Context: an optimization exercise on an open-source flow, tuned for small area, a short achievable clock period and few clock cycles. The choices shown serve that exercise and are no tape-out recipe.
In this exercise RTL edits were held to simulation tests only and were not proved equivalent to the original.

$ cat design/flow/config.mk
export PLATFORM = sky130hd
export DESIGN_NAME = CONV
export DESIGN_NICKNAME = CONV
export VERILOG_FILES = /design/flow/design.v
export SDC_FILE = /design/flow/constraint.sdc
export NUM_CORES = 4
export LEC_CHECK = 0
export CAP_MARGIN = 20
export CORE_MARGIN = 2
export CORE_UTILIZATION = 40
export SLEW_MARGIN = 20
$ cat design/flow/constraint.sdc
create_clock -name core_clock -period 11.0 [get_ports {clk}]
set_input_delay 2.2000 -clock core_clock [delete_from_list [all_inputs] [get_ports {clk}]]
set_output_delay 2.2000 -clock core_clock [all_outputs]
set_load 0.01 [all_outputs]
$ cat design/flow/design.v
module  CONV(
	input			clk, 
	input			reset, 
	output reg		busy,	
	input			ready,				
	output reg[11:0]	iaddr,
	input signed[19:0]		idata,	
	output reg 	 	cwr,
	output reg[11:0] 	caddr_wr,
	output reg[19:0] 	cdata_wr,	
	output reg	 	crd,
	output reg[11:0]	caddr_rd,
	input	[19:0]		cdata_rd,
	output reg[2:0] 	csel
	);
parameter 	STATE_IDLE = 3'd0,
			STATE_CONV = 3'd1,
			STATE_L0MEM = 3'd2,
			STATE_READ_MEM = 3'd3,
			STATE_L1MEM = 3'd4,
			STATE_L2MEM = 3'd5,
			STATE_FINISH = 3'd6,
			STATE_DELAY = 3'd7;
parameter STATE_READ_L0MEM0 = 2'd0, STATE_READ_L0MEM1 = 2'd1, STATE_READ_L1MEM0 = 2'd2, STATE_READ_L1MEM1 =2'd3;
parameter 	bias0 = 20'h01310,
			bias1 = 20'hF7295;	
parameter NOSEL = 3'd0, LAYER0_kernel0 = 3'd1, 	LAYER0_kernel1 = 3'd2, LAYER1_kernel0 = 3'd3, 	LAYER1_kernel1 = 3'd4, LAYER2 = 3'd5;
reg [2:0] cur_state, nx_state, previos_state;
reg [1:0] cur_rd_state, nx_rd_state, cur_wr_state, nx_wr_state;
reg signed [19:0] idata_buffer;
reg [5:0] x, y;
reg [3:0] cnt_block;
reg signed [39:0] conv_mul_0, conv_add_0, conv_mul_1, conv_add_1;
wire signed [19:0] kernel_0, kernel_1;
wire signed [39:0] sum0, sum1;
wire signed [19:0] carry0, carry1;
reg [2:0] cnt_pooling;
reg signed [19:0] max;
reg flag_0, flag_1, flag_2;
always @( posedge clk or posedge reset ) begin
	if( reset ) idata_buffer <= 'd0;
	else begin
		case( cnt_block )
		1: idata_buffer <= ( x==0 || y==0 )? 'd0: idata; 
		2: idata_buffer <= ( y==0 )? 'd0: idata; 
		3: idata_buffer <= ( x==63 || y==0 )? 'd0: idata; 
		4: idata_buffer <= ( x==0 )? 'd0: idata; 
		5: idata_buffer <= idata; 
		6: idata_buffer <= ( x==63 )? 'd0: idata; 
		7: idata_buffer <= ( x==0 || y==63 )? 'd0: idata; 
		8: idata_buffer <= ( y==63 )? 'd0: idata; 
		9: idata_buffer <= ( x==63 || y==63 )? 'd0: idata; 
		endcase
	end
end
always @( posedge clk or posedge reset ) begin
	if( reset ) cnt_block <= 0;
	else if( nx_state == STATE_CONV ) cnt_block <= cnt_block + 1;
	else cnt_block <= 0;
end
always @( posedge clk or posedge reset ) begin
	if( reset ) begin
		x <= 'd0; y <= 'd0;
	end
	else if( nx_state == STATE_DELAY ) begin
		if( cur_state == STATE_L2MEM  ) begin
			x[4:0] <= x[4:0] + 1; y <= y + ( x == 5'd31 ) ;	
		end
		else if( cur_state == STATE_L1MEM ) begin
			x <= x + 2; y <= y + ( x == 6'd62 ) + ( x == 6'd62 );
		end
		else begin  
			x <= x + 1; y <= y + ( x == 6'd63 );
		end
	end
end
always @( posedge clk or posedge reset ) begin
	if( reset ) begin
		conv_mul_0 <= 'd0; conv_mul_1 <= 'd0;
	end 
	else if( cur_state == STATE_CONV ) begin
		if( cnt_block > 1 ) begin
			conv_mul_0 <= kernel_0 * idata_buffer;
			conv_mul_1 <= kernel_1 * idata_buffer;			
		end
		else begin
			conv_mul_0 <= 'd0; conv_mul_1 <= 'd0;
		end
	end
end
always @( posedge clk or posedge reset ) begin
	if( reset ) begin
		conv_add_0 <= 'd0; conv_add_1 <= 'd0;
	end
	else if( cur_state == STATE_CONV ) begin
		if( cnt_block > 2 ) begin
			conv_add_0 <= conv_add_0 + conv_mul_0 ;
			conv_add_1 <= conv_add_1 + conv_mul_1 ;
		end
		else begin
			conv_add_0 <= 'd0;
			conv_add_1 <= 'd0;
		end
	end
end
KERNEL0 u_kernel0( .counter(cnt_block), .kernel(kernel_0) );
KERNEL1 u_kernel1( .counter(cnt_block), .kernel(kernel_1) );
always @( posedge clk or posedge reset ) begin
	if( reset ) busy <= 0;
	else if( cur_state == STATE_FINISH ) busy <= 0;
	else if( cur_state == STATE_IDLE ) busy <= 1;
end
always @( * ) begin
	case( cur_state ) 
	STATE_IDLE, STATE_CONV, STATE_DELAY, STATE_READ_MEM : begin
		crd = 1; cwr = 0;
	end	
	STATE_L0MEM, STATE_L1MEM, STATE_L2MEM: begin
		crd = 0; cwr = 1;
	end
	default: begin
		crd = 0; cwr = 0;
	end
	endcase
end
always @( * ) begin
	case( cur_state ) 
	STATE_IDLE, STATE_CONV: csel = NOSEL;
	STATE_DELAY: 			csel = LAYER0_kernel0;
	STATE_L0MEM: 			csel = ( flag_0 )? LAYER0_kernel1 : LAYER0_kernel0 ;
	STATE_READ_MEM: begin
		case( cur_rd_state ) 
		STATE_READ_L0MEM0: 	csel = LAYER0_kernel0;
		STATE_READ_L0MEM1: 	csel = LAYER0_kernel1;
		STATE_READ_L1MEM0: 	csel = LAYER1_kernel0;
		STATE_READ_L1MEM1: 	csel = LAYER1_kernel1;
		endcase
	end
	STATE_L1MEM: 			csel = ( flag_1 )? LAYER1_kernel1 : LAYER1_kernel0;
	STATE_L2MEM:  			csel = LAYER2;
	default: 				csel = NOSEL;
	endcase
end
always @( posedge clk or posedge reset ) begin
	if( reset ) cnt_pooling <= 0;
	else if( cur_state == STATE_IDLE || cur_state == STATE_CONV || cur_state == STATE_L0MEM || ( cur_state == STATE_DELAY && previos_state == STATE_L0MEM ) ) cnt_pooling <= 3'd7;
	else if( nx_rd_state == STATE_READ_L0MEM0 || nx_rd_state == STATE_READ_L0MEM1 ) cnt_pooling <= cnt_pooling + 2'd1;
	else cnt_pooling <= 0;
end
always @( posedge clk or posedge reset ) begin
	if( reset ) max <= 'd0;
	else if( cur_state == STATE_READ_MEM && (cur_rd_state == STATE_READ_L0MEM0 || cur_rd_state == STATE_READ_L0MEM1) ) begin
		if( cnt_pooling == 1 ) max <= cdata_rd;
		else if( cdata_rd > max ) max <= cdata_rd;
	end
end
always @( posedge clk or posedge reset ) begin
	if( reset ) iaddr <= 0;
	else if( nx_state == STATE_CONV ) begin
		case( cnt_block )
		0: iaddr <= {y-6'd1,x-6'd1};
		1: iaddr <= {y-6'd1,x};
		2: iaddr <= {y-6'd1,x+6'd1};
		3: iaddr <= {y,x-6'd1};
		4: iaddr <= {y,x};
		5: iaddr <= {y,x+6'd1};
		6: iaddr <= {y+6'd1,x-6'd1};
		7: iaddr <= {y+6'd1,x};
		8: iaddr <= {y+6'd1,x+6'd1};
		endcase
	end
end
always @( posedge clk or posedge reset ) begin
	if( reset ) flag_2 <= 0;
	else if( cur_state == STATE_L2MEM ) flag_2 <= ~flag_2;
end
always @( posedge clk or posedge reset ) begin
	if( reset ) flag_1 <= 0;
	else if( cur_state == STATE_L1MEM ) flag_1 <= ~flag_1;
end
always @( posedge clk or posedge reset ) begin
	if( reset ) flag_0 <= 0;
	else if( cur_state == STATE_L0MEM ) flag_0 <= ~flag_0;
end
assign sum0 = conv_add_0 + {4'b0,bias0,16'b0};
assign sum1 = conv_add_1 + {4'b0,bias1,16'b0};
assign carry0 = ( sum0[15] )? sum0[35:16] + 1: sum0[35:16];
assign carry1 = ( sum1[15] )? sum1[35:16] + 1: sum1[35:16];
always @( posedge clk or posedge reset ) begin
	if( reset ) caddr_wr <= 0;
	else if( nx_state == STATE_L0MEM ) caddr_wr <= {y,x};
	else if( nx_state == STATE_L1MEM ) caddr_wr <= {y[5:1],x[5:1]};
	else if( nx_state == STATE_L2MEM ) caddr_wr <= {y,x[4:0],1'b0} + flag_2;
end
always @( posedge clk or posedge reset ) begin
	if( reset ) cdata_wr <= 0;
	else if( nx_state == STATE_L0MEM ) begin
		if( cur_state == STATE_L0MEM ) cdata_wr <= ( carry1 > 0 )? carry1 : 'd0 ;  
		else cdata_wr <= ( carry0 > 0 )? carry0 : 'd0 ;
	end
	else if( nx_state == STATE_L1MEM ) cdata_wr <= ( cdata_rd > max )? cdata_rd: max ;
	else if( nx_state == STATE_L2MEM ) cdata_wr <= cdata_rd;
end
always @( posedge clk or posedge reset ) begin
	if( reset ) caddr_rd <= 0;
	else if( nx_rd_state == STATE_READ_L0MEM0 || nx_rd_state == STATE_READ_L0MEM1 ) begin
		case( cnt_pooling )
		0: caddr_rd <= {y,x};
		1: caddr_rd <= {y,x+6'd1};
		2: caddr_rd <= {y+6'd1,x};
		3: caddr_rd <= {y+6'd1,x+6'd1};
		endcase
	end
	else if( nx_rd_state == STATE_READ_L1MEM0 || nx_rd_state == STATE_READ_L1MEM1 ) caddr_rd <= {y[4:0],x[4:0]};
end
always @( posedge clk or posedge reset ) begin
	if( reset ) previos_state <= STATE_IDLE;
	else previos_state <= cur_state;
end
always @( posedge clk or posedge reset ) begin
	if( reset ) cur_state <= STATE_IDLE;
	else cur_state <= nx_state;
end
always @( * ) begin
	case( cur_state )
	STATE_IDLE: nx_state = ( !ready )? STATE_CONV : STATE_IDLE ;
	STATE_CONV: nx_state = ( cnt_block == 12 )? STATE_L0MEM : STATE_CONV ;
	STATE_READ_MEM: begin
		if( cur_rd_state == STATE_READ_L0MEM0 ) nx_state = ( cnt_pooling == 3'd4 )? STATE_L1MEM : STATE_READ_MEM ;
		else if( cur_rd_state == STATE_READ_L0MEM1 ) nx_state = ( cnt_pooling == 3'd4 )? STATE_L1MEM : STATE_READ_MEM ;
		else if( cur_rd_state == STATE_READ_L1MEM0 ) nx_state = STATE_L2MEM;
		else nx_state = STATE_L2MEM;  
	end
	STATE_L0MEM: nx_state = ( flag_0 )? STATE_DELAY : STATE_L0MEM ;
	STATE_L1MEM: nx_state = ( flag_1 )? STATE_DELAY : STATE_READ_MEM ;
	STATE_L2MEM: nx_state = ( flag_2 )? STATE_DELAY : STATE_READ_MEM ;
	STATE_DELAY: begin
		if( {y,x} == 12'd0 ) begin
			if( previos_state == STATE_L2MEM  ) nx_state = STATE_FINISH;
			else if( previos_state == STATE_L1MEM ) nx_state = STATE_READ_MEM;
			else nx_state = STATE_READ_MEM;  
		end
		else begin
			if( previos_state == STATE_L2MEM  ) nx_state = STATE_READ_MEM;
			else if( previos_state == STATE_L1MEM ) nx_state = STATE_READ_MEM;
			else nx_state = STATE_CONV;  
		end
	end
	STATE_FINISH: nx_state = STATE_FINISH;
	endcase 
end
always @( posedge clk or posedge reset ) begin
	if( reset ) cur_rd_state <= STATE_READ_L0MEM0;
	else cur_rd_state <= nx_rd_state;
end
always @( * ) begin
	case( cur_rd_state ) 
	STATE_READ_L0MEM0: nx_rd_state = ( cur_state == STATE_L1MEM )? STATE_READ_L0MEM1 : STATE_READ_L0MEM0 ;
	STATE_READ_L0MEM1: begin
		if( cur_state == STATE_DELAY ) nx_rd_state = ( {y,x} == 12'd0 )? STATE_READ_L1MEM0 : STATE_READ_L0MEM0 ;
		else nx_rd_state = STATE_READ_L0MEM1;
	end
	STATE_READ_L1MEM0: nx_rd_state = ( cur_state == STATE_L2MEM )? STATE_READ_L1MEM1: STATE_READ_L1MEM0 ;
	STATE_READ_L1MEM1: begin
		if( cur_state == STATE_DELAY ) nx_rd_state = ( {y,x} == 12'd0 )? STATE_READ_L0MEM0: STATE_READ_L1MEM0 ;
		else nx_rd_state = STATE_READ_L1MEM1;
	end
	endcase
end
endmodule
module KERNEL0(
	counter,
	kernel
);
input [3:0] counter ;
output reg signed [19:0] kernel;
parameter 	 
			Kernel_0 = 20'h0A89E,
			Kernel_1 = 20'h092D5,
			Kernel_2 = 20'h06D43,
			Kernel_3 = 20'h01004,
			Kernel_4 = 20'hF8F71,
			Kernel_5 = 20'hF6E54,
			Kernel_6 = 20'hFA6D7,
			Kernel_7 = 20'hFC834,
			Kernel_8 = 20'hFAC19;
always@( * ) begin 
	case( counter ) 
	2: kernel = Kernel_0;
	3: kernel = Kernel_1;
	4: kernel = Kernel_2;
	5: kernel = Kernel_3;
	6: kernel = Kernel_4;
	7: kernel = Kernel_5;
	8: kernel = Kernel_6;
	9: kernel = Kernel_7;
	10: kernel = Kernel_8;
	default: kernel = 'd0;
	endcase
end
endmodule
module KERNEL1(
	counter,
	kernel
);
input [3:0] counter ;
output reg signed [19:0] kernel;
parameter 	 
			Kernel_0 = 20'hFDB55,
			Kernel_1 = 20'h02992,
			Kernel_2 = 20'hFC994,
			Kernel_3 = 20'h050FD,
			Kernel_4 = 20'h02F20,
			Kernel_5 = 20'h0202D,
			Kernel_6 = 20'h03BD7,
			Kernel_7 = 20'hFD369,
			Kernel_8 = 20'h05E68;
always@( * ) begin 
	case( counter ) 
	2: kernel = Kernel_0;
	3: kernel = Kernel_1;
	4: kernel = Kernel_2;
	5: kernel = Kernel_3;
	6: kernel = Kernel_4;
	7: kernel = Kernel_5;
	8: kernel = Kernel_6;
	9: kernel = Kernel_7;
	10: kernel = Kernel_8;
	default: kernel = 'd0;
	endcase
end
endmodule
$ cat design/flow/run.sh
#!/bin/bash
# synth_recipe.tcl (not shown) runs the flow's synth.tcl, then flattens the netlist and writes it again
# the make line also repeats each setting of config.mk as NAME=value (left out here)
make -C /OpenROAD-flow-scripts/flow DESIGN_CONFIG=/design/flow/config.mk WORK_HOME=/design/flow/orfs CLKGATE_MAP_FILE= SYNTH_SCRIPT=/design/flow/synth_recipe.tcl finish
==> summary.txt <==
Place WS: 1.13 ns
Most frequent cells after synthesis: 878 x inv_1, 709 x fa_1, 545 x nand2_1, 337 x ha_1, 335 x and2_1
Largest cells by area after synthesis: fa_1 33%, dfrtp_1 16%, ha_1 9.7%
Reg2reg path depth: 27
Count leader, synth: inv_1
Clock latency at the later pin of the worst-skew pair: 0.60 ns
CP Launch Type: register
Overflow after GRT: 0
WL final: 123 mm
Iter 0 DRT Violations: 2419
Outcome: complete, no violations
Antenna Nets Post-Route: 0
CTS Buffer Depth: 3
Max Clk Rate: 103 MHz
First-pass GRT wire length: 198 mm
I/O pin cnt: 105
Area of the core: 108000 um^2
Die Footprint: 111000 um^2
Critical path endpoint category: register
Critical Path RT: 11.50 ns
Share of the synthesized area in the top cell type: 0.326
Slew Viols, Final: 0
Syn nets: 5922
Final setup viols: 0
Hold depth: 2
RSZ-0062 raised after global routing: no
Std-Cell Rows: 120
Initial Util: 0.405
P&R area growth vs syn: 8.88%
Clock Skew: 0.0288 ns
Post_cts resized: 0
Worst r2r src: cnt_block[2]$_DFF_PP0_
Endpoint, Worst Hold: caddr_wr[4]$_DFFE_PP0P_
CP max-delay cell: dfrtp_1
Worst path max stage delay: 0.83 ns
NumNets Final: 5899
Slew @ Worst Pin: 1.17 ns
H-tree depth: 2
Min-delay src: caddr_wr[4]$_DFFE_PP0P_
Final TNS setup: 0 ns
Clk pin slew, worst setup/hold paths: 0.06 ns
Ys flop type: dfrtp_1
R2r setup slk: 1.29 ns
Mapped cell area: 43500 um^2
Crit Path Category: reg2reg
Final Cycle Share: 0.883
Number of global-route vias before repair: 34706
Commonest cells after routing, fill and taps aside: 877 x inv_1, 709 x fa_1, 543 x nand2_1
Ys async rst share: 1.00
Minimum clock period: 9.71 ns
Critical Path AT: 10.21 ns
First-pass DRT Iterations: 7
Final Hold Vio Count: 0
Commonest non-fill, non-tap cell in the layout: inv_1
DRC: 0
Crit Path Max Fanout: 22
Vias per inst: 5.30
Detailed placement HPWL: 96.4 mm
Hold Path Class: reg2reg
Max-cap violations: 0
CTS Buf Count: 38
Post-CTS setup buffer count: 0
GPL Wtd Cong: 0.921
Drt wl/cell: 19.7 um
# hold bufs at CTS: 0
Avg Cell Area, Syn: 9.00 um^2
Netlist cell types: 95
Yosys warnings: 3
Post-synth EDFFs: 0
Syn Inst Count: 4833
Pin count of the biggest net entering global routing: 73
Total track usage: 0.226
Share of cells above drive strength 1: 0.0391
Worst path bufs/invs: 7
Placed Area: 45900 um^2
Root Buffer: clkbuf_16
Initial antenna violation count: 1
TritonCTS sink count: 271
Testbench counts, summed over its fixed seeds: cycles 1,056,804.
cells by family after synthesis:
group           count (synthesis)  share of synthesized area
compound gates                881                      0.131
flops                         271                      0.156
buf+inv                      1113                     0.0966
fa+ha+maj                    1046                      0.423
mux                            15                    0.00357
simple gates                 1290                      0.145
xor+xnor                      217                     0.0439
metal layers:
metal  wire length, um  track usage  vias to the layer above  part of all wire
met1             54900        0.310                    16694              0.45
met5                 0            0                        -                 0
met3              7780       0.0353                      176             0.063
li1                  -            -                    15294                 -
met4              3430       0.0627                        0             0.028
met2             56700        0.373                      937              0.46
flip-flops by register name, summed over array words and instances, names as in the netlist, 12 cells and up:
| name | cells |
|---|---|
| caddr_rd | 12 |
| caddr_wr | 12 |
| cdata_wr | 20 |
| conv_add_0 | 36 |
| conv_add_1 | 36 |
| conv_mul_0 | 36 |
| conv_mul_1 | 36 |
| iaddr | 12 |
| idata_buffer | 20 |
| max | 20 |
worst max-delay path by stage:
stage,from,endpoint,slack [ns],cells after the start
floorplan,reset,busy$_DFFE_PP0P_,1.33,1
global placement,cnt_block[2]$_DFF_PP0_,conv_mul_1[34]$_DFFE_PP0P_,1.40,27
detailed placement,cnt_block[2]$_DFF_PP0_,conv_mul_1[34]$_DFFE_PP0P_,1.13,27
CTS,cnt_block[2]$_DFF_PP0_,conv_mul_1[34]$_DFFE_PP0P_,1.08,27
global route,cnt_block[2]$_DFF_PP0_,conv_mul_1[34]$_DFFE_PP0P_,0.43,27
finish,cnt_block[2]$_DFF_PP0_,conv_mul_1[34]$_DFFE_PP0P_,1.29,27
stage by stage:
stage	hold slack (ns)	cells
3_3_place_gp	0.461	6173
2_1_floorplan	0.445	4833
6_report	0.478	6242
5_1_grt	0.500	6242
4_1_cts	0.479	6242
3_5_place_dp	0.467	6173
layout make-up:
| type | count | area, um^2 |
|---|---|---|
| Fill cell | 10517 | 60200 |
| Clock buffer | 47 | 1070 |
| Sequential cell | 271 | 6780 |
| Tap cell | 1403 | 1760 |
| Inverter | 879 | 3310 |
| Timing Repair Buffer | 171 | 1540 |
| Clock inverter | 22 | 329 |
| Multi-Input combinational cell | 3449 | 32600 |
I/O pins on the die edge:
Bar = 100 um. Pins as bars across the die edge, other pins in gray.
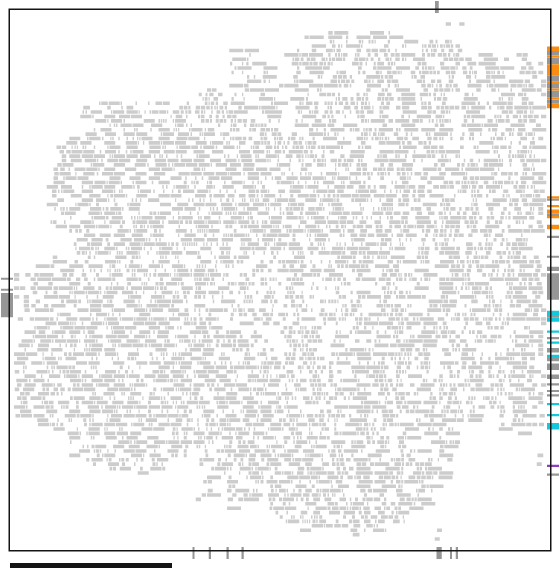
[`caddr_rd`] cyan | pins: 12 | direction: output | edge: right
[`reset`] purple | pins: 1 | direction: input | edge: right
[`cdata_rd`] orange | pins: 20 | direction: input | edge: right
all pins by edge: 81 right, 13 left, 9 bottom, 2 top
I/O Buffers: 104
Die H: 334 um
Die W: 334 um

Drive-strength map:
Bar = 100 um.
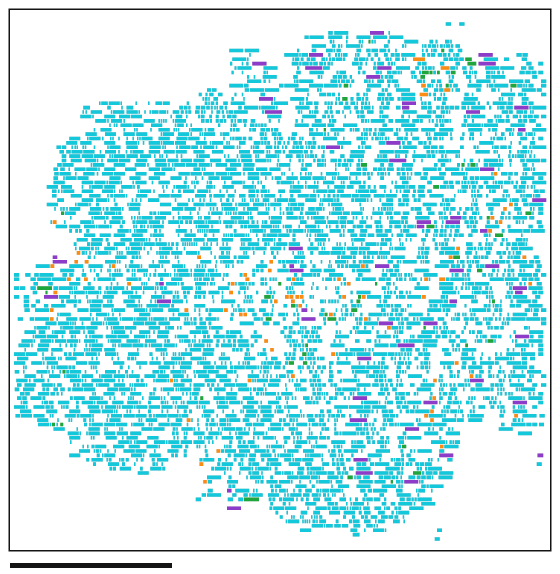
[_2 cells] green | cells: 54 | share: 1.1%
[_0 and _1 cells] cyan | cells: 4650 | share: 96%
[_3 and _4 cells] orange | cells: 76 | share: 1.6%
[_6 and larger] purple | cells: 59 | share: 1.2%
post-layout instance area: 47300 um^2
Non-CTS buffers: 171
Setup WS post-layout: 1.29 ns

==> re-timing with driven ports <==
The results above use ideal ports. As a check the final layout listed here was re-extracted and re-timed, cells and wires unchanged. Step 1 (the two cells are an assumption about what drives the block):
set clk [get_ports {clk}]
set_driving_cell -lib_cell sky130_fd_sc_hd__clkbuf_16 $clk
set_driving_cell -lib_cell sky130_fd_sc_hd__buf_2 [delete_from_list [all_inputs] $clk]
Step 2 times the ports against the registers' clock, not the clock port: input delays grow and output delays shrink by t, the midpoint of the rising clock arrivals with the driver on. a / b / c = ideal ports / drivers / drivers and shift; a / b = the first two.
shift t [ns]: 0.657
setup slack, ns: 1.290 / 1.290 / 1.290
slew at the worst register clock pin (ns): 0.07 / 0.07
After both steps this run still meets setup and hold. For this run, drivers alone change the setup slack by 0.000 ns; drivers and shift together by 0.000 ns.
